This is an optimization exercise on Yosys and OpenROAD, whose aim is small area and a short achievable clock period, not a production implementation.
Where RTL was checked, it was by simulation tests only, not by an equivalence proof against the original.
Not every run is shown, and edits may drop behaviour that the tests do not exercise.
Function not checked in run 4: the RTL went through the layout flow alone.

File: flow/config.mk
export PLATFORM = sky130hd
export DESIGN_NAME = euler_ode_solver
export DESIGN_NICKNAME = euler_ode_solver
export VERILOG_FILES = /design/flow/design.v
export SDC_FILE = /design/flow/constraint.sdc
export NUM_CORES = 4
export LEC_CHECK = 0
export CAP_MARGIN = 20
export CORE_MARGIN = 2
export CORE_UTILIZATION = 40
export SLEW_MARGIN = 20
File: flow/constraint.sdc
create_clock -name core_clock -period 30.0 [get_ports {clk}]
set_input_delay 6.0000 -clock core_clock [delete_from_list [all_inputs] [get_ports {clk}]]
set_output_delay 6.0000 -clock core_clock [all_outputs]
set_load 0.01 [all_outputs]
File: flow/design.v
module integrator(out,funct,InitialOut,dt,clk,reset);
	output [17:0] out; 		 
	input signed [17:0] funct;       
	input [3:0] dt ;		       
	input clk, reset;
	input signed [17:0] InitialOut;   
	wire signed	[17:0] out, v1new ;
	reg signed	[17:0] v1 ;
	always @ (posedge clk) 
	begin
		if (reset==0)  
			v1 <= InitialOut ; 
		else 
			v1 <= v1new ;	
	end
	assign v1new = v1 + (funct>>>dt) ;
	assign out = v1 ;
endmodule
module signed_mult (out, a, b);
	output 		[17:0]	out;
	input 	signed	[17:0] 	a;
	input 	signed	[17:0] 	b;
	wire	signed	[17:0]	out;
	wire 	signed	[35:0]	mult_out;
	assign mult_out = a * b;
	assign out = {mult_out[35], mult_out[32:16]};
endmodule
module euler_ode_solver
(
  input  signed [17:0] k1, k13, k2, k23, km, km3, D1, D2, 
  input  signed [17:0] init_v1, init_v2,
  input  signed [17:0] init_x1, init_x2,
  input                clk, reset, 
  input          [3:0] dt,
  output signed [17:0] x1, x2 
);
  wire signed [17:0] v1, v2;
  wire signed [17:0] functv1, functv2;
  wire signed [17:0] leftwall, rightwall;
  wire signed [17:0] sp1_f, sp2_f, spm_f;
  wire signed [17:0] k1x1, k13x13, k2x2, k23x23, kmxd, km3xd3;
  wire signed [17:0] x12, x13, x22, x23, xd2, xd3;
  wire signed [17:0] x1left, x2right, temp;
  wire signed [17:0] v1d1, v2d2;
  assign leftwall  = -18'sd65535;             
  assign rightwall =  18'sd65536;             
  assign x1left=x1-leftwall;
  signed_mult k1x1mul   (k1x1,   k1,          x1left); 
  signed_mult k1square  (x12,    x1left,      x1left); 
  signed_mult k1cube    (x13,    x12,         x1left); 
  signed_mult k13x13mul (k13x13, k13,         x13   );
  assign sp1_f = k1x1 + k13x13;
  assign x2right=rightwall-x2;
  signed_mult k2x2mul   (k2x2,   k2,           x2right); 
  signed_mult k2square  (x22,    x2right,      x2right); 
  signed_mult k2cube    (x23,    x22,          x2right); 
  signed_mult k23x23mul (k23x23, k23,          x23    );
  assign sp2_f = k2x2 + k23x23;
  assign temp=x2-x1;
  signed_mult kmxdmul   (kmxd,   km,           temp); 
  signed_mult xdsquare  (xd2,    temp,         temp); 
  signed_mult xdcube    (xd3,    xd2,          temp); 
  signed_mult km3xd3mul (km3xd3, km3,          xd3 );
  assign spm_f = kmxd + km3xd3;
  signed_mult v1damping (v1d1,   v1,           D1);
  signed_mult v2damping (v2d2,   v2,           D2);
  integrator x1int (.out(x1), .funct(v1),      .dt(dt), .clk(clk), .reset(reset), .InitialOut(init_x1));
  assign functv1 = -sp1_f - v1d1 + spm_f;
  integrator v1int (.out(v1), .funct(functv1), .dt(dt), .clk(clk), .reset(reset), .InitialOut(init_v1));
  integrator x2int (.out(x2), .funct(v2),      .dt(dt), .clk(clk), .reset(reset), .InitialOut(init_x2));
  assign functv2 = sp2_f - v2d2 - spm_f;
  integrator v2int (.out(v2), .funct(functv2), .dt(dt), .clk(clk), .reset(reset), .InitialOut(init_v2));
endmodule
File: flow/run.sh
#!/bin/bash
# synth_recipe.tcl (not shown) runs the flow's synth.tcl, then flattens the netlist and writes it again
# the make line also repeats each setting of config.mk as NAME=value (left out here)
make -C /OpenROAD-flow-scripts/flow DESIGN_CONFIG=/design/flow/config.mk WORK_HOME=/design/flow/orfs CLKGATE_MAP_FILE= SYNTH_SCRIPT=/design/flow/synth_recipe.tcl finish
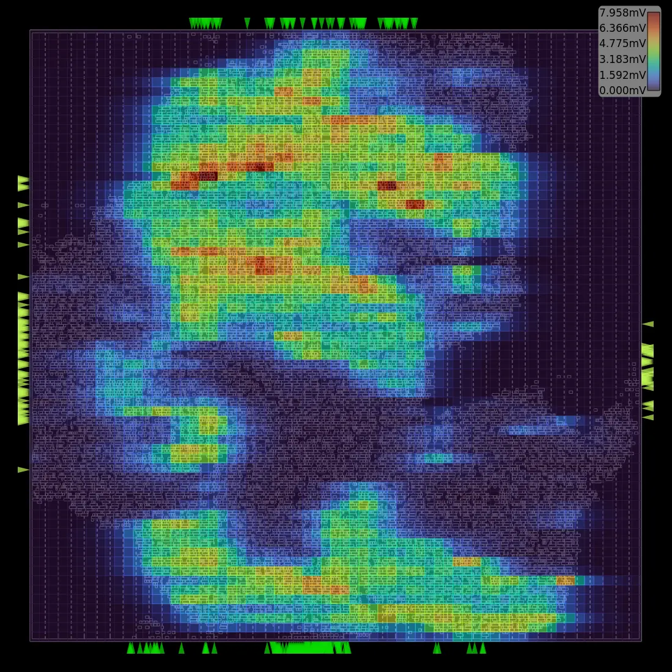
(run_1/final_ir_drop.png)

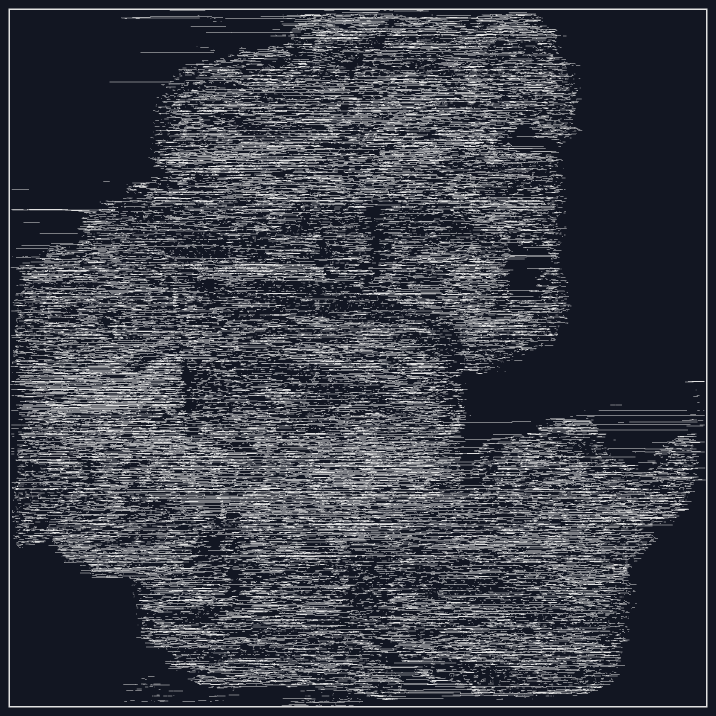
(run_1/met1.png)
wire length on this layer	198 mm
main direction	horizontal

==> flow_metrics.tcl, run 1 <==
set metrics [dict create \
    status "finished clean" \
    gp_congestion 0.9431 \
    ios 258 \
    setup_viol 0 \
    wl_met2_um 231100 \
    tap_cells 5497 \
    insertion_delay_ns 0.40 \
    async_reset_ff_share_pct 0 \
    grt_pass1_wl_um 764600 \
    ff2ff_path_depth 136 \
    avgSynthCellArea_um2 9.145 \
    cts.sinks 72 \
    grt_pass1_vias 130400 \
    cts_resized 10 \
    path_class "reg -> reg" \
    r2r_slack_ns 1.19 \
    post_cts.repair.setup_buffers 2 \
    layout-drive-gt1-share_pct 4.811 \
    diodes 26 \
    cts-htree-levels 3 \
    hold_end "x1int.v1[1]" \
    yosysMostFrequentCell "inv_1" \
    synth-main-ff-cell "dfxtp_1" \
    synth-adder-area-share_pct 65.24 \
    clk_pin_slew_worst_paths_ns 0.07 \
    nNonClkInverters 4934 \
    clock_skew_ns 0.01330 \
    fillers 41060 \
    hold_buffers 0 \
    multi_input_area_um2 145500 \
    cpMaxStageDelayCell "fa_1" \
    endpoint_kind "register" \
    place_area_um2 178100 \
    grt_usage_pct 23.37 \
    synthTopCellsByCount "4,914 x inv_1, 4,573 x fa_1, 2,531 x nand2_1, 1,400 x ha_1, 899 x and2_1" \
    ff_latch_area_um2 1446 \
    synth_area_leaders "fa_1 55%, inv_1 11%, ha_1 10%, nand2_1 5.7%, and2_1 3.4%" \
    startpoint "x2int.v1[0]" \
    drtPass1Iterations 6 \
    initial_utilization_pct 40.15 \
    cpPeakStageDelay_ns 0.59 \
    cp.arrival_ns 29.10 \
    worst_pin_slew_ns 1.278 \
    largest_cell_class "multi-input combinational cells" \
    die-area_um2 423100 \
    crit_top_cell "fa_1" \
    vias 119100 \
]
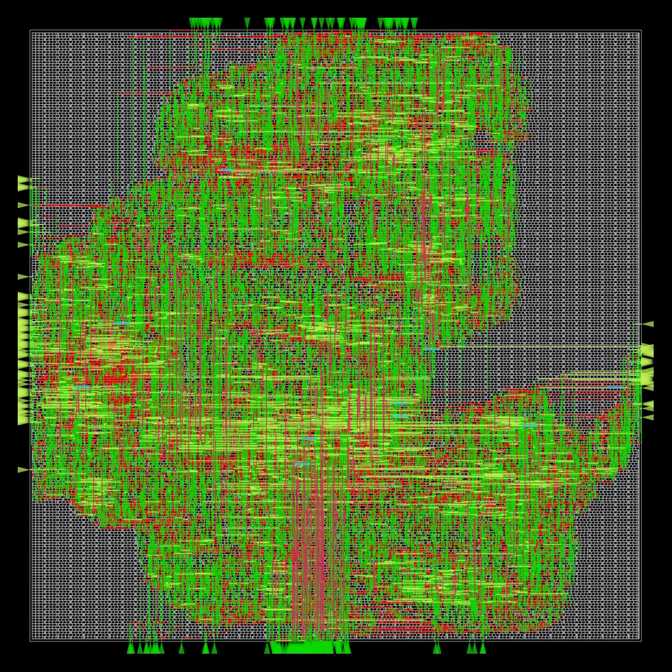
(run_1/final_routing.png)
final WL: 477,500 um
Met1 Wirelength: 197,500 um
met3 routed WL: 31,100 um
top routing layer used: met5

==> run 1: through the flow <==
| stage | util [%] | setup WS (ns) |
|---|---|---|
| detailed placement | 42.79 | -0.2597 |
| CTS | 42.88 | 0.04589 |
| floorplan | - | 0.5428 |
| finish | 43.07 | 1.188 |
| global placement | 42.79 | -0.05618 |
| global route | 43.07 | -0.2048 |
==> run 1: cells in the final DEF, fill, tap and decap left out, types with 13 or more instances in the layout <==
cell type,instances
a211oi_1,38
a21o_1,169
a21oi_1,275
a21oi_2,27
a31oi_1,15
and2_1,899
and3_1,36
and4_1,18
buf_4,502
clkdlybuf4s50_1,252
dfxtp_1,70
diode_2,26
fa_1,4570
ha_1,1389
inv_1,4908
inv_2,16
mux2_2,85
mux2i_1,55
mux4_2,20
nand2_1,2528
nand2b_1,263
nand3_1,60
nand4_1,30
nor2_1,755
nor2b_1,103
nor3_1,95
o211ai_1,17
o21a_1,85
o21ai_0,154
o21ai_1,14
o21bai_1,38
or2_2,51
or3_1,13
xnor2_1,366
xnor2_2,41
xor2_1,125
--- run 2: outline of the changes from run 1 ---
flow/design.v: 73 -> 2647 lines; modules unchanged: 0
  smul18: new, 1088 lines
  cube18: new, 1028 lines
  sq18: new, 484 lines
  euler_ode_solver: edited, 46 -> 47 lines
  removed: integrator, signed_mult
==> module euler_ode_solver as of run 2 <==
module euler_ode_solver
(
  input  signed [17:0] k1, k13, k2, k23, km, km3, D1, D2,
  input  signed [17:0] init_v1, init_v2,
  input  signed [17:0] init_x1, init_x2,
  input                clk, reset,
  input          [3:0] dt,
  output signed [17:0] x1, x2
);
  reg signed [17:0] x1r, x2r, v1, v2, l, r, d;
  reg        [16:0] l2, r2, d2;
  assign x1 = x1r;
  assign x2 = x2r;
  wire signed [17:0] dx1 = v1 >>> dt;
  wire signed [17:0] dx2 = v2 >>> dt;
  wire signed [17:0] x1n = reset ? x1r + dx1 : init_x1;
  wire signed [17:0] x2n = reset ? x2r + dx2 : init_x2;
  wire signed [17:0] ln  = reset ? l + dx1 : init_x1 + 18'sd65535;
  wire signed [17:0] rn  = reset ? r - dx2 : 18'sd65536 - init_x2;
  wire signed [17:0] dn  = reset ? d + dx2 - dx1 : init_x2 - init_x1;
  wire [16:0] l2n, r2n, d2n;
  sq18 sql (.a(ln), .y(l2n));
  sq18 sqr (.a(rn), .y(r2n));
  sq18 sqd (.a(dn), .y(d2n));
  wire signed [17:0] l3, r3, d3;
  cube18 cbl (.a(l2), .b(l), .y(l3));
  cube18 cbr (.a(r2), .b(r), .y(r3));
  cube18 cbd (.a(d2), .b(d), .y(d3));
  wire signed [17:0] k1l, k13l3, k2r, k23r3, kmd, km3d3, d1v1, d2v2;
  smul18 m0 (.a(k1),  .b(l),  .y(k1l));
  smul18 m1 (.a(k13), .b(l3), .y(k13l3));
  smul18 m2 (.a(k2),  .b(r),  .y(k2r));
  smul18 m3 (.a(k23), .b(r3), .y(k23r3));
  smul18 m4 (.a(km),  .b(d),  .y(kmd));
  smul18 m5 (.a(km3), .b(d3), .y(km3d3));
  smul18 m6 (.a(v1),  .b(D1), .y(d1v1));
  smul18 m7 (.a(v2),  .b(D2), .y(d2v2));
  wire signed [17:0] f1 = kmd + km3d3 - k1l - k13l3 - d1v1;
  wire signed [17:0] f2 = k2r + k23r3 - d2v2 - kmd - km3d3;
  wire signed [17:0] v1n = reset ? v1 + (f1 >>> dt) : init_v1;
  wire signed [17:0] v2n = reset ? v2 + (f2 >>> dt) : init_v2;
  always @(posedge clk) begin
    x1r <= x1n; x2r <= x2n; v1 <= v1n; v2 <= v2n;
    l <= ln; r <= rn; d <= dn;
    l2 <= l2n; r2 <= r2n; d2 <= d2n;
  end
endmodule
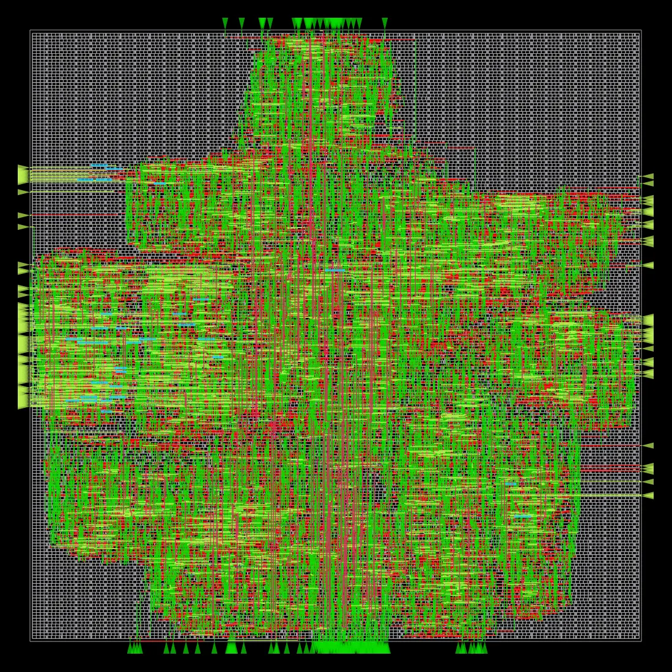
(run_2/final_routing.png)
WL/cell: 21.27 um
Met1 Wirelength: 165,600 um
met3 routed WL: 31,360 um
GRT Total Usage: 25.36%
final WL: 406,400 um

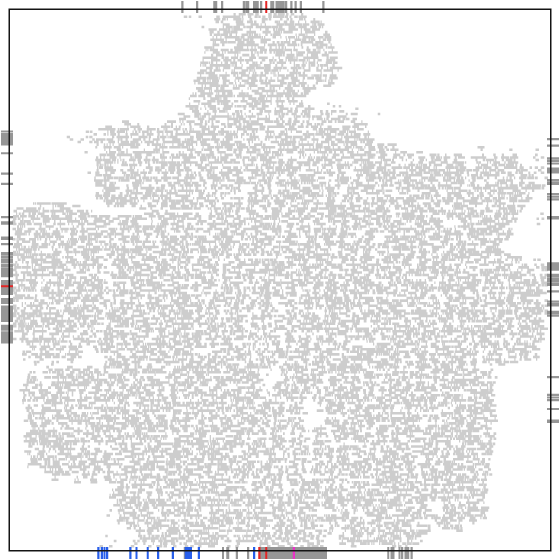
(run_2/pins.png)
Pins as bars across the die edge, other pins in grey.
port	colour	pins	direction	edge
k1	blue	18	input	bottom
reset	magenta	1	input	bottom
dt	red	4	input	2 bottom, 1 left, 1 top
all pins by edge	108 bottom, 74 left, 44 right, 32 top

==> run 2 against run 1 <==
- critical path type unchanged
- routed wire length shrank 15%
- non-clock buffer count down 167
- worst hold slack worse by 0.095 ns
- synthesized cell count down 19%
- largest cell class unchanged
- clock skew rose by 0.023 ns
==> flow_metrics.tcl, run 2 <==
set metrics [dict create \
    insertion_delay_ns 0.60 \
    grt_pass1_vias 107600 \
    post-route-util_pct 42.79 \
    place_area_um2 137900 \
    async_reset_ff_share_pct 0 \
    startpoint "l2[7]" \
    synthTopCellsByCount "3,193 x inv_1, 3,136 x fa_1, 2,060 x and2_1, 1,808 x nand2_1, 838 x ha_1" \
    initial_utilization_pct 40.15 \
    cts.sinks 177 \
    clk_pin_slew_worst_paths_ns 0.11 \
    place_ws_ns 8.771 \
    gp_congestion 0.9226 \
    status "finished clean" \
    vias 99180 \
    yosysSeqAreaShare_pct 2.724 \
    cpMaxStageDelayCell "dfxtp_1" \
    synth_area_leaders "fa_1 48%, and2_1 9.9%, inv_1 9.2%, ha_1 8.1%, nand2_1 5.2%" \
    final_common_cell "inv_1" \
    cpPeakStageDelay_ns 0.88 \
    hold_buffers 0 \
    multi_input_area_um2 111800 \
    ios 258 \
    setup_viol 0 \
    finalWorstSetupSlack_ns 8.978 \
    ff_latch_area_um2 3557 \
    cts_resized 0 \
    fillers 32310 \
    layout-drive-gt1-share_pct 3.680 \
    mostFrequentLayoutCells "3,191 x inv_1, 3,136 x fa_1, 2,060 x and2_1, 1,808 x nand2_1, 838 x ha_1" \
    ff2ff_path_depth 69 \
    cts-htree-levels 4 \
    synth-adder-area-share_pct 56.31 \
    highest_layer "met5" \
    yosysMostFrequentCell "inv_1" \
    hold_end "x2r[0]" \
    drtPass1Iterations 24 \
    wl_met2_um 191900 \
    endpoint_kind "register" \
    crit_top_cell "fa_1" \
    worst_pin_slew_ns 1.211 \
    avgSynthCellArea_um2 8.745 \
    post_cts.repair.setup_buffers 0 \
    path_class "reg -> reg" \
]
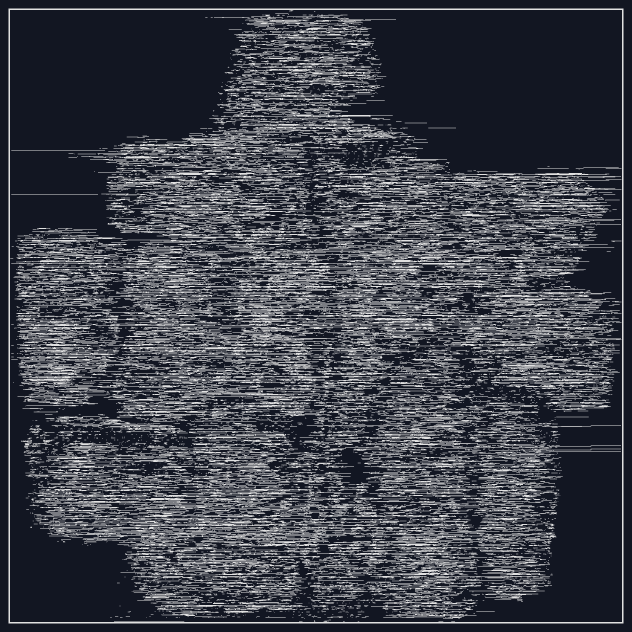
(run_2/met1.png)
share of all routed wire	41%
main direction	horizontal
longest straight run	136 um

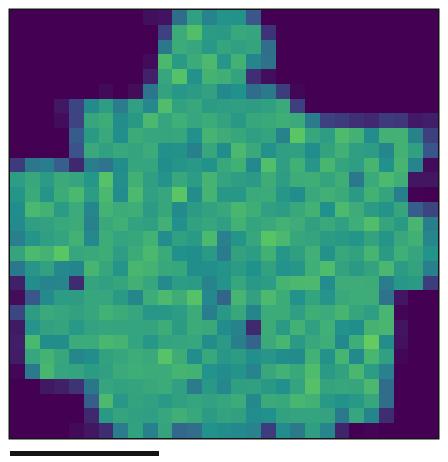
(run_2/density.png)
Bar = 200 um. The die is cut into 29 by 29 equal tiles; dark purple is low, yellow is high, 0 to 100% covered.
fullest tile	76%
nearly empty tiles	23%
tiles over 75% full	0.10%
mean over tiles	40%

run 2: cell types whose count changed after synthesis, sizes merged, moves of 53 or more:
cell | before | now
nand2 | 2531 | 1809
nor4 | 14 | 67
nand2b | 263 | 44
nor2 | 760 | 605
dfxtp | 72 | 177
xnor2 | 409 | 306
ha | 1400 | 838
o21ai | 172 | 252
fa | 4573 | 3136
inv | 4923 | 3193
and2 | 899 | 2060
clkbuf | 628 | 713
run 2: final cells by class:
cell class	instances	share of cell area [%]
Multi-Input combinational cell	10740	80.62
Timing Repair Buffer	606	3.738
Antenna cell	23	0.04152
Sequential cell	177	2.566
Inverter	3200	8.666
Clock buffer	17	0.3069
Clock inverter	15	0.1552
Tap cell	4325	3.904
==> run 3, diff against run 2 <==
--- a/flow/design.v
+++ b/flow/design.v
@@ -2609,6 +2609,11 @@
 );
-  reg signed [17:0] x1r, x2r, v1, v2, l, r, d;
+  reg signed [17:0] x1r, x2r, l, r, d;
   reg        [16:0] l2, r2, d2;
+  reg signed [17:0] vb1, vb2, f1r, f2r;
+  reg         [3:0] dtr;
+  reg               rr;
   assign x1 = x1r;
   assign x2 = x2r;
+  wire signed [17:0] v1 = vb1 + (rr ? (f1r >>> dtr) : 18'sd0);
+  wire signed [17:0] v2 = vb2 + (rr ? (f2r >>> dtr) : 18'sd0);
   wire signed [17:0] dx1 = v1 >>> dt;
@@ -2639,6 +2644,7 @@
   wire signed [17:0] f2 = k2r + k23r3 - d2v2 - kmd - km3d3;
-  wire signed [17:0] v1n = reset ? v1 + (f1 >>> dt) : init_v1;
-  wire signed [17:0] v2n = reset ? v2 + (f2 >>> dt) : init_v2;
+  wire signed [17:0] vb1n = reset ? v1 : init_v1;
+  wire signed [17:0] vb2n = reset ? v2 : init_v2;
   always @(posedge clk) begin
-    x1r <= x1n; x2r <= x2n; v1 <= v1n; v2 <= v2n;
+    x1r <= x1n; x2r <= x2n;
+    vb1 <= vb1n; vb2 <= vb2n; f1r <= f1; f2r <= f2; dtr <= dt; rr <= reset;
     l <= ln; r <= rn; d <= dn;
==> flow/flow/run.sh (new file) <==
#!/bin/bash
# Standard ORFS layout, except that Yosys's generic synth skips its internal
# "abc -fast" step (synth -noabc), so the explicit full-adder trees in the RTL
# reach extract_fa unchanged. Technology mapping (final abc), flip-flop mapping,
# flattening and renaming are exactly as in synth_recipe.tcl.
set -euo pipefail
here=$(pwd)
sed 's/^proc synth {args} { yosys synth -nofsm -noshare {\*}\$args }$/proc synth {args} { yosys synth -nofsm -noshare -noabc {*}$args }/' \
  synth_recipe.tcl > flow_synth.tcl
grep -q -- '-noabc' flow_synth.tcl
bash standard.sh SYNTH_SCRIPT="$here/flow_synth.tcl" finish > flow_make.log 2>&1
test -f out/final.def
==> flow/standard.sh (new file) <==
#!/bin/bash
# synth_recipe.tcl (not shown) runs the flow's synth.tcl, then flattens the netlist and writes it again
# the make line also repeats each setting of config.mk as NAME=value (left out here)
make -C /OpenROAD-flow-scripts/flow DESIGN_CONFIG=/design/flow/config.mk WORK_HOME=/design/flow/orfs CLKGATE_MAP_FILE= SYNTH_SCRIPT=/design/flow/synth_recipe.tcl "${@:-finish}"
removed: flow/run.sh
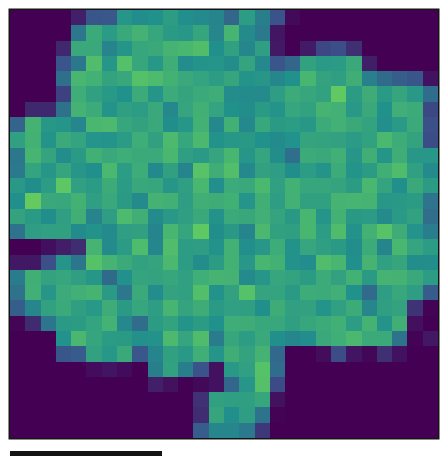
(run_3/density.png)
Bar = 200 um. The die is cut into 28 by 28 equal tiles; dark purple is low, yellow is high, 0 to 100% covered.
nearly empty tiles	22%
fullest tile	76%
mean over tiles	41%

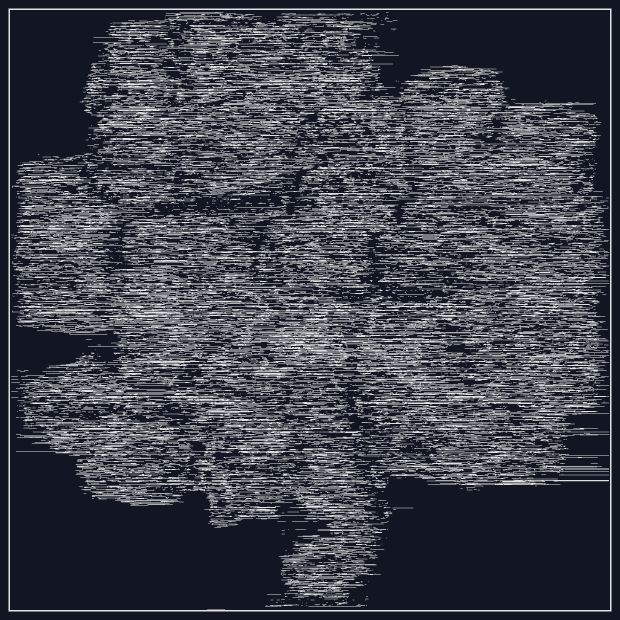
(run_3/met1.png)
vias post-DR: 91.88k
M1 GR Usage: 34.68%
final WL: 395,900 um

==> run 3 against run 2 <==
- largest cell class unchanged
- first-iteration DRC count is 4.8% lower
- worst hold slack better by 0.064 ns
- fmax rose by 18%
- sequential cell count up 41
- still clean on timing, DRC and antenna
- critical path depth down 18
- highest routed layer unchanged
- register-to-register slack better by 3.2 ns
- worst setup slack improved by 3.2 ns
==> flow_metrics.tcl, run 3 <==
set metrics [dict create \
    grt_usage_pct 25.51 \
    avgSynthCellArea_um2 9.992 \
    cp.arrival_ns 18.25 \
    cpMaxStageDelayCell "a21boi_0" \
    clk_pin_slew_worst_paths_ns 0.06 \
    worst_pin_slew_ns 1.156 \
    multi_input_area_share_pct 85.99 \
    largest_cell_class "multi-input combinational cells" \
    mostFrequentLayoutCells "3,166 x fa_1, 2,991 x and2_1, 829 x ha_1, 812 x inv_1, 764 x nand2_1" \
    nonClkBufAreaFrac_pct 3.710 \
    wl_met2_um 186300 \
    drtPass1Iterations 6 \
    clock_skew_ns 0.04895 \
    buffers 580 \
    async_reset_ff_share_pct 0 \
    design.seq.count 218 \
    tap_cells 4140 \
    synthTopCellsByCount "3,166 x fa_1, 2,991 x and2_1, 829 x ha_1, 814 x inv_1, 764 x nand2_1" \
    cts_resized 0 \
    r2r_slack_ns 12.20 \
    ios 258 \
    wl_met1_um 167100 \
    synth-main-ff-cell "dfxtp_1" \
    crit_top_cell "fa_1" \
    path_class "reg -> reg" \
    grt_pass1_vias 99460 \
    cpPeakStageDelay_ns 0.79 \
    final_common_cell "fa_1" \
    endpoint_kind "register" \
    met3WireLength_um 26910 \
    seq-cell-share_pct 3.247 \
    layout-drive-gt1-share_pct 4.568 \
    multi_input_cells 10850 \
    synth_area_leaders "fa_1 51%, and2_1 15%, ha_1 8.3%, dfxtp_1 3.5%, inv_1 2.4%" \
    diodes 20 \
    fillers 30070 \
    setup_viol 0 \
    startpoint "l[10]" \
    status "finished clean" \
    cts.sinks 218 \
    nNonClkInverters 817 \
    hold_end "x1r[17]" \
    die-area_um2 317300 \
]
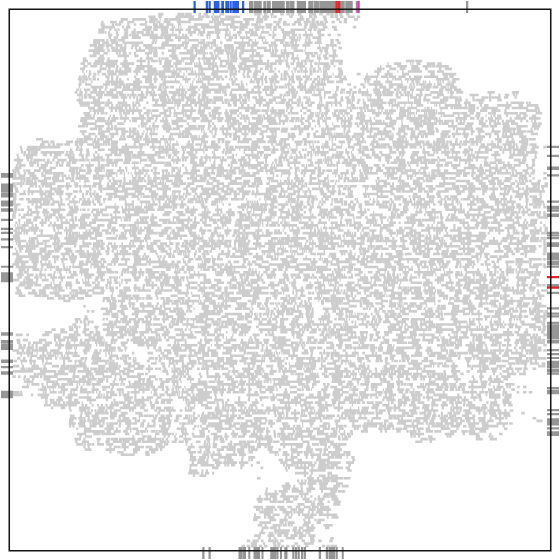
(run_3/pins.png)
Pins as bars across the die edge, other pins in grey.
die height: 563.3 um
Port Buffers: 257
DIE WIDTH: 563.3 um

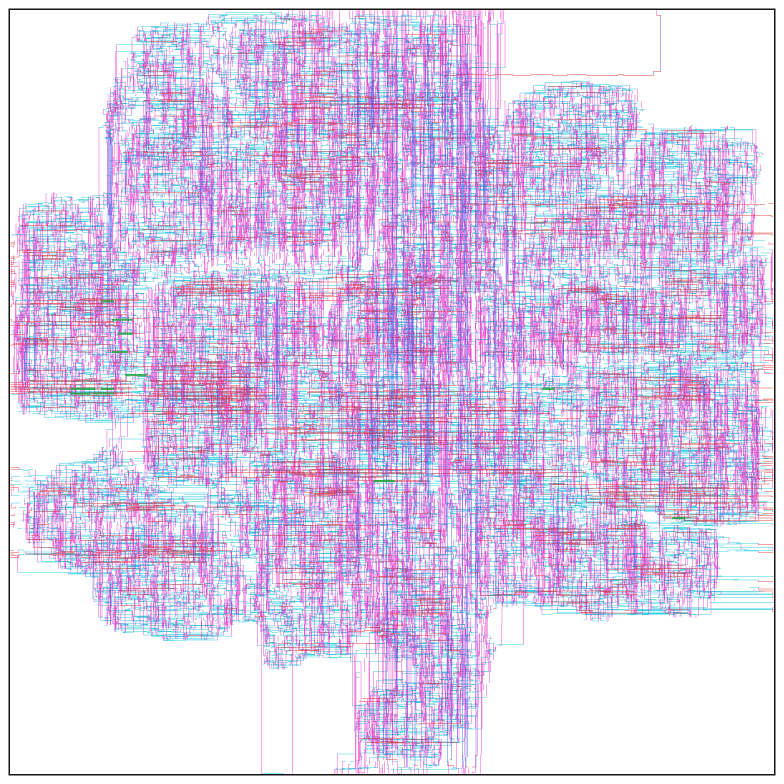
(run_3/metal_stack.png)
layer	colour	wire length
met2	magenta	186 mm
met1	cyan	167 mm
met3	red	26.9 mm
met4	blue	15,400 um
met5	green	136 um

-- run 3: stage by stage --
step	hold slack, ns	util [%]	instances	setup WS (ns)
after floorplan	0.6205	-	12520	14.62
after global placement	0.6750	42.74	16600	12.52
after detailed placement	0.6819	42.75	16600	12.44
after CTS	0.7016	43.13	16660	12.34
after global routing	0.7668	43.14	16670	11.29
final	0.6932	43.15	16680	12.20
-- run 3: worst max-delay path, delay by kind of cell, from the launching register on --
kind | cells | cell delay (ns)
simple gates | 6 | 1.33
compound gates | 21 | 6.32
flops | 1 | 0.58
buf+inv | 2 | 0.46
xor+xnor | 4 | 0.62
fa+ha+maj | 18 | 8.29
-- run 3: cells by family after synthesis --
logic type / after synthesis / share of synthesized area, %
buf+inv: 1457 / 4.399
xor+xnor: 409 / 2.930
simple gates: 5094 / 22.46
mux: 162 / 1.558
fa+ha+maj: 3995 / 58.95
flops: 218 / 3.488
compound gates: 1186 / 6.209
--- run 4: outline of the changes from run 3 ---
flow/design.v: 2653 -> 4662 lines; modules unchanged: 0
  a21oi_cell: new, 3 lines
  o21ai_cell: new, 3 lines
  nand2_cell: new, 3 lines
  nor2_cell: new, 3 lines
  inv_cell: new, 3 lines
  xor2_cell: new, 3 lines
  xnor2_cell: new, 3 lines
  fa_cell: new, 4 lines
  ha_cell: new, 4 lines
  smul18: edited, 1088 -> 1213 lines
  cube18: edited, 1028 -> 1168 lines
  sq18: edited, 484 -> 760 lines
  euler_ode_solver: edited, 53 -> 1492 lines
==> module inv_cell as of run 4 <==
module inv_cell (input a, output y);
  assign y = ~a;
endmodule
==> module o21ai_cell as of run 4 <==
module o21ai_cell (input a1, input a2, input b1, output y);
  assign y = ~((a1 | a2) & b1);
endmodule
==> module xor2_cell as of run 4 <==
module xor2_cell (input a, input b, output y);
  assign y = a ^ b;
endmodule
==> module ha_cell as of run 4 <==
module ha_cell (input a, input b, output s, output co);
  assign s = a ^ b;
  assign co = a & b;
endmodule
==> module nand2_cell as of run 4 <==
module nand2_cell (input a, input b, output y);
  assign y = ~(a & b);
endmodule
==> module a21oi_cell as of run 4 <==
module a21oi_cell (input a1, input a2, input b1, output y);
  assign y = ~((a1 & a2) | b1);
endmodule
==> module nor2_cell as of run 4 <==
module nor2_cell (input a, input b, output y);
  assign y = ~(a | b);
endmodule
==> module xnor2_cell as of run 4 <==
module xnor2_cell (input a, input b, output y);
  assign y = ~(a ^ b);
endmodule
==> module fa_cell as of run 4 <==
module fa_cell (input a, input b, input c, output s, output co);
  assign s = a ^ b ^ c;
  assign co = (a & b) | (a & c) | (b & c);
endmodule
==> flow/flow/run.sh (replaced) <==
#!/bin/bash
# Standard ORFS layout (standard.sh) with two changes to synthesis only:
#  * Yosys's generic synth skips its internal "abc -fast" (synth -noabc), so the
#    explicit adder trees of the RTL are not restructured before mapping;
#  * instances of the RTL's cell wrapper modules (fa_cell, ha_cell, a21oi_cell, ...:
#    plain gates with behavioural bodies) are mapped straight onto the same library cells
#    (flow/cells_map.v), right after elaboration.
# Everything else (flip-flop mapping, final abc, flattening, renaming, and all
# later steps) is the standard flow.
# Timing repair (after CTS and after global routing) aims for 18 ns of setup
# slack on the worst 5% of endpoints, so critical paths get upsized/buffered.
set -euo pipefail
here=$(pwd)
map="$here/flow/cells_map.v"
sed "0,/^hierarchy -check -top \$::env(DESIGN_NAME)\$/s||hierarchy -check -top \$::env(DESIGN_NAME)\ntechmap -map $map|" \
  "$FLOW_HOME/scripts/synth.tcl" > orfs_synth.tcl
grep -q "^techmap -map $map\$" orfs_synth.tcl
sed -e 's/^proc synth {args} { yosys synth -nofsm -noshare {\*}\$args }$/proc synth {args} { yosys synth -nofsm -noshare -noabc {*}$args }/' \
    -e "s|^source \$::env(SCRIPTS_DIR)/synth.tcl\$|source $here/orfs_synth.tcl|" synth_recipe.tcl > flow_synth.tcl
grep -q -- '-noabc' flow_synth.tcl
grep -q "^source $here/orfs_synth.tcl\$" flow_synth.tcl
bash standard.sh SYNTH_SCRIPT="$here/flow_synth.tcl" SETUP_SLACK_MARGIN=18 TNS_END_PERCENT=5 finish > flow_make.log 2>&1
test -f out/final.def
==> flow/flow/cells_map.v (new file) <==
module fa_cell (input a, input b, input c, output s, output co);
  sky130_fd_sc_hd__fa_1 _TECHMAP_REPLACE_ (.A(a), .B(b), .CIN(c), .SUM(s), .COUT(co));
endmodule
module ha_cell (input a, input b, output s, output co);
  sky130_fd_sc_hd__ha_1 _TECHMAP_REPLACE_ (.A(a), .B(b), .SUM(s), .COUT(co));
endmodule
module a21oi_cell (input a1, input a2, input b1, output y);
  sky130_fd_sc_hd__a21oi_1 _TECHMAP_REPLACE_ (.A1(a1), .A2(a2), .B1(b1), .Y(y));
endmodule

module o21ai_cell (input a1, input a2, input b1, output y);
  sky130_fd_sc_hd__o21ai_1 _TECHMAP_REPLACE_ (.A1(a1), .A2(a2), .B1(b1), .Y(y));
endmodule

module nand2_cell (input a, input b, output y);
  sky130_fd_sc_hd__nand2_1 _TECHMAP_REPLACE_ (.A(a), .B(b), .Y(y));
endmodule

module nor2_cell (input a, input b, output y);
  sky130_fd_sc_hd__nor2_1 _TECHMAP_REPLACE_ (.A(a), .B(b), .Y(y));
endmodule

module inv_cell (input a, output y);
  sky130_fd_sc_hd__inv_1 _TECHMAP_REPLACE_ (.A(a), .Y(y));
endmodule

module xor2_cell (input a, input b, output y);
  sky130_fd_sc_hd__xor2_1 _TECHMAP_REPLACE_ (.A(a), .B(b), .X(y));
endmodule

module xnor2_cell (input a, input b, output y);
  sky130_fd_sc_hd__xnor2_1 _TECHMAP_REPLACE_ (.A(a), .B(b), .Y(y));
endmodule
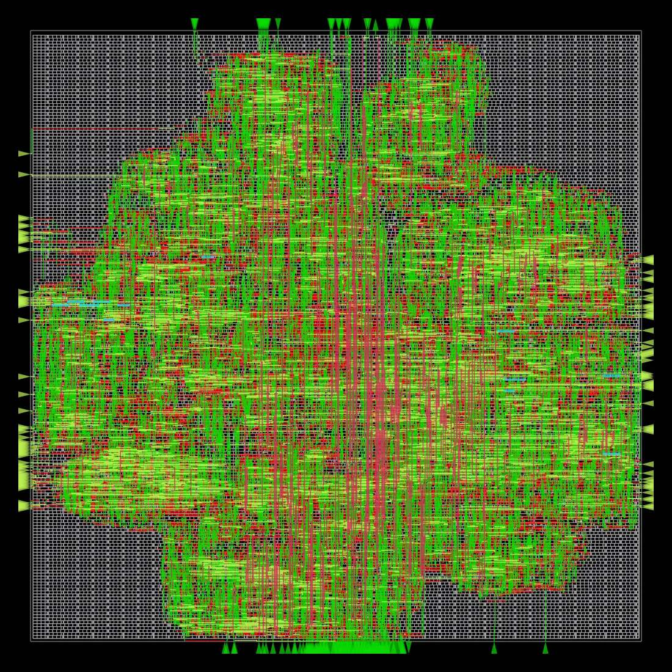
(run_4/final_routing.png)
GRT Total Usage: 28.62%
WL/cell: 24.78 um

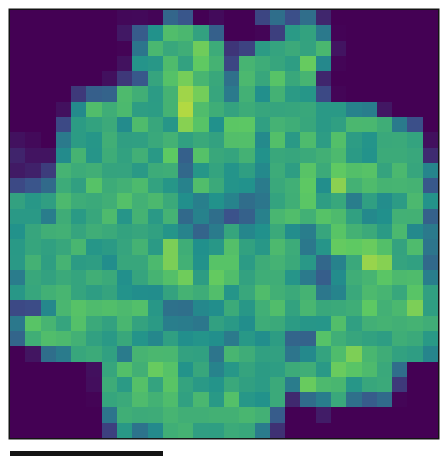
(run_4/density.png)
Bar = 200 um. The die is cut into 28 by 28 equal tiles; dark purple is low, yellow is high, 0 to 100% covered.
final core occ: 46.61%
Initial Util: 40.24%

==> run 4 against run 3 <==
- clock skew fell by 0.0013 ns
- highest routed layer unchanged
- worst hold slack worse by 0.091 ns
- die area down 1.5%
- fmax is 35% higher
- critical endpoint is now d2[16]
- largest cell class unchanged
- sequential cell count stayed put
- global-route usage rose by 3.1 points
- sequential share of layout area down 0.12 points
- final area is 6.2% higher
==> flow_metrics.tcl, run 4 <==
set metrics [dict create \
    status "finished clean" \
    cts.sinks 218 \
    largest_cell_class "multi-input combinational cells" \
    cts-htree-levels 2 \
    critical_path_buf_inv_count 4 \
    design.seq.count 218 \
    tap_cells 4100 \
    cp.arrival_ns 13.70 \
    synth-main-ff-cell "dfxtp_1" \
    fin_cells 18010 \
    final_common_cell "nand2_1" \
    drt-total-wl_um 446200 \
    nonClkBufAreaFrac_pct 7.629 \
    r2r_slack_ns 17.07 \
    multi_input_area_share_pct 82.79 \
    die_y_um 559.1 \
    fillers 29180 \
    multi_input_area_um2 118200 \
    insertion_delay_ns 0.64 \
    avgSynthCellArea_um2 9.022 \
    multi_input_cells 11790 \
    die-area_um2 312600 \
    place_area_um2 131300 \
    endpoint_kind "register" \
    cpMaxStageDelayCell "fa_1" \
    hold_end "x2r[0]" \
    finalWorstSetupSlack_ns 16.79 \
    port_buffers 257 \
    ios 258 \
]
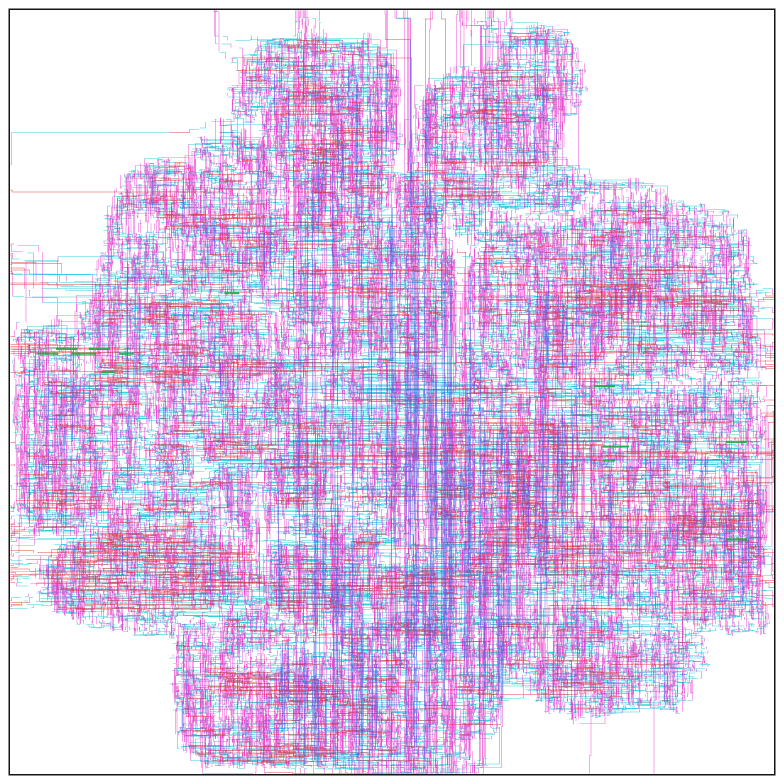
(run_4/metal_stack.png)
layer	colour	wire length
met4	blue	25.2 mm
met2	magenta	204 mm
met1	cyan	175 mm
met5	green	151 um
met3	red	41.5 mm

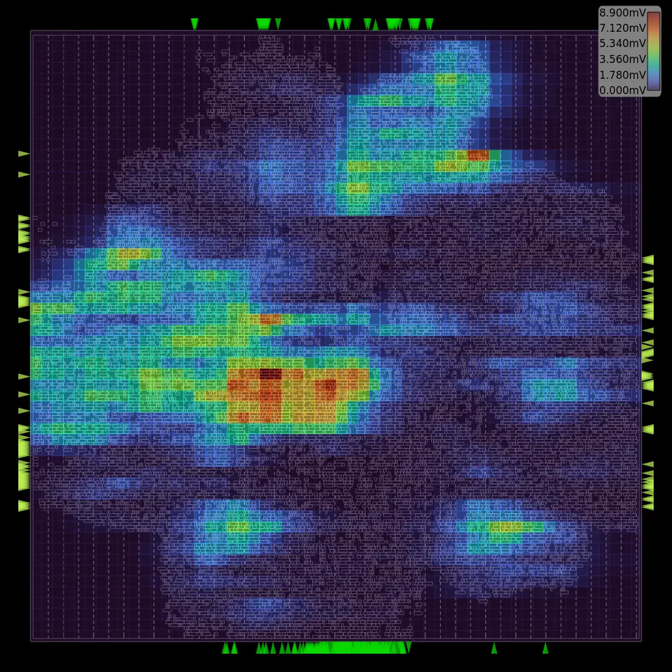
(run_4/final_ir_drop.png)

[run 4: worst max path at each step]
stage                   end  slack, ns  cells past startpoint
floorplan           f2r[17]      16.84                     24
finish               d2[16]      16.79                     32
CTS                 f1r[14]      16.81                     30
global placement    f1r[17]      14.79                     27
detailed placement  f1r[17]      14.76                     27
global route        f2r[17]      16.59                     33
[run 4: routing by layer]
metal / global-route usage (%) / vias up / part of all wire, %
met4: 13.69 / 24 / 5.6
met3: 5.469 / 1028 / 9.3
met5: 0 / - / 0.034
li1: - / 43300 / -
met1: 37.96 / 53600 / 39
met2: 45.10 / 4977 / 46
[run 4: cells by family after synthesis]
| kind of cell | after synthesis | synth area share (%) |
|---|---|---|
| adder cells (fa/ha/maj) | 4043 | 60.49 |
| XOR/XNOR | 413 | 2.940 |
| other | 2 | 0.006092 |
| buffers and inverters | 1677 | 5.111 |
| AO/OA/AOI/OAI | 1720 | 7.685 |
| AND/OR/NAND/NOR | 5450 | 18.68 |
| multiplexers | 140 | 1.548 |
| flip-flops | 218 | 3.540 |

## afterwards: timing with drivers on the ports
Ports are ideal in the flow. The routed layouts listed here were re-timed in OpenROAD.
Step 1: set_driving_cell puts a clkbuf_16 on clk and a buf_2 on each other input, an assumption about the parent block.
Step 2 times the ports against the registers' clock, not the clock port: input delays grow and output delays shrink by t, the midpoint of the rising clock arrivals with the driver on.
Three values: ideal, step 1, step 2; two values: the first two.
run	t, ns	slack for setup (ns)	worst data-port slew with drivers (ns)
run 1	0.473	1.188 / 1.188 / 1.188	0.28
run 2	0.653	8.978 / 8.978 / 8.559	0.26
run 3	0.672	12.204 / 12.204 / 12.204	0.22
run 4	0.705	16.788 / 16.708 / 16.004	0.21
After both steps setup and hold are still met in every run listed. For run 4, which loses most, drivers alone change the setup slack by -0.080 ns; drivers and shift together by -0.784 ns.
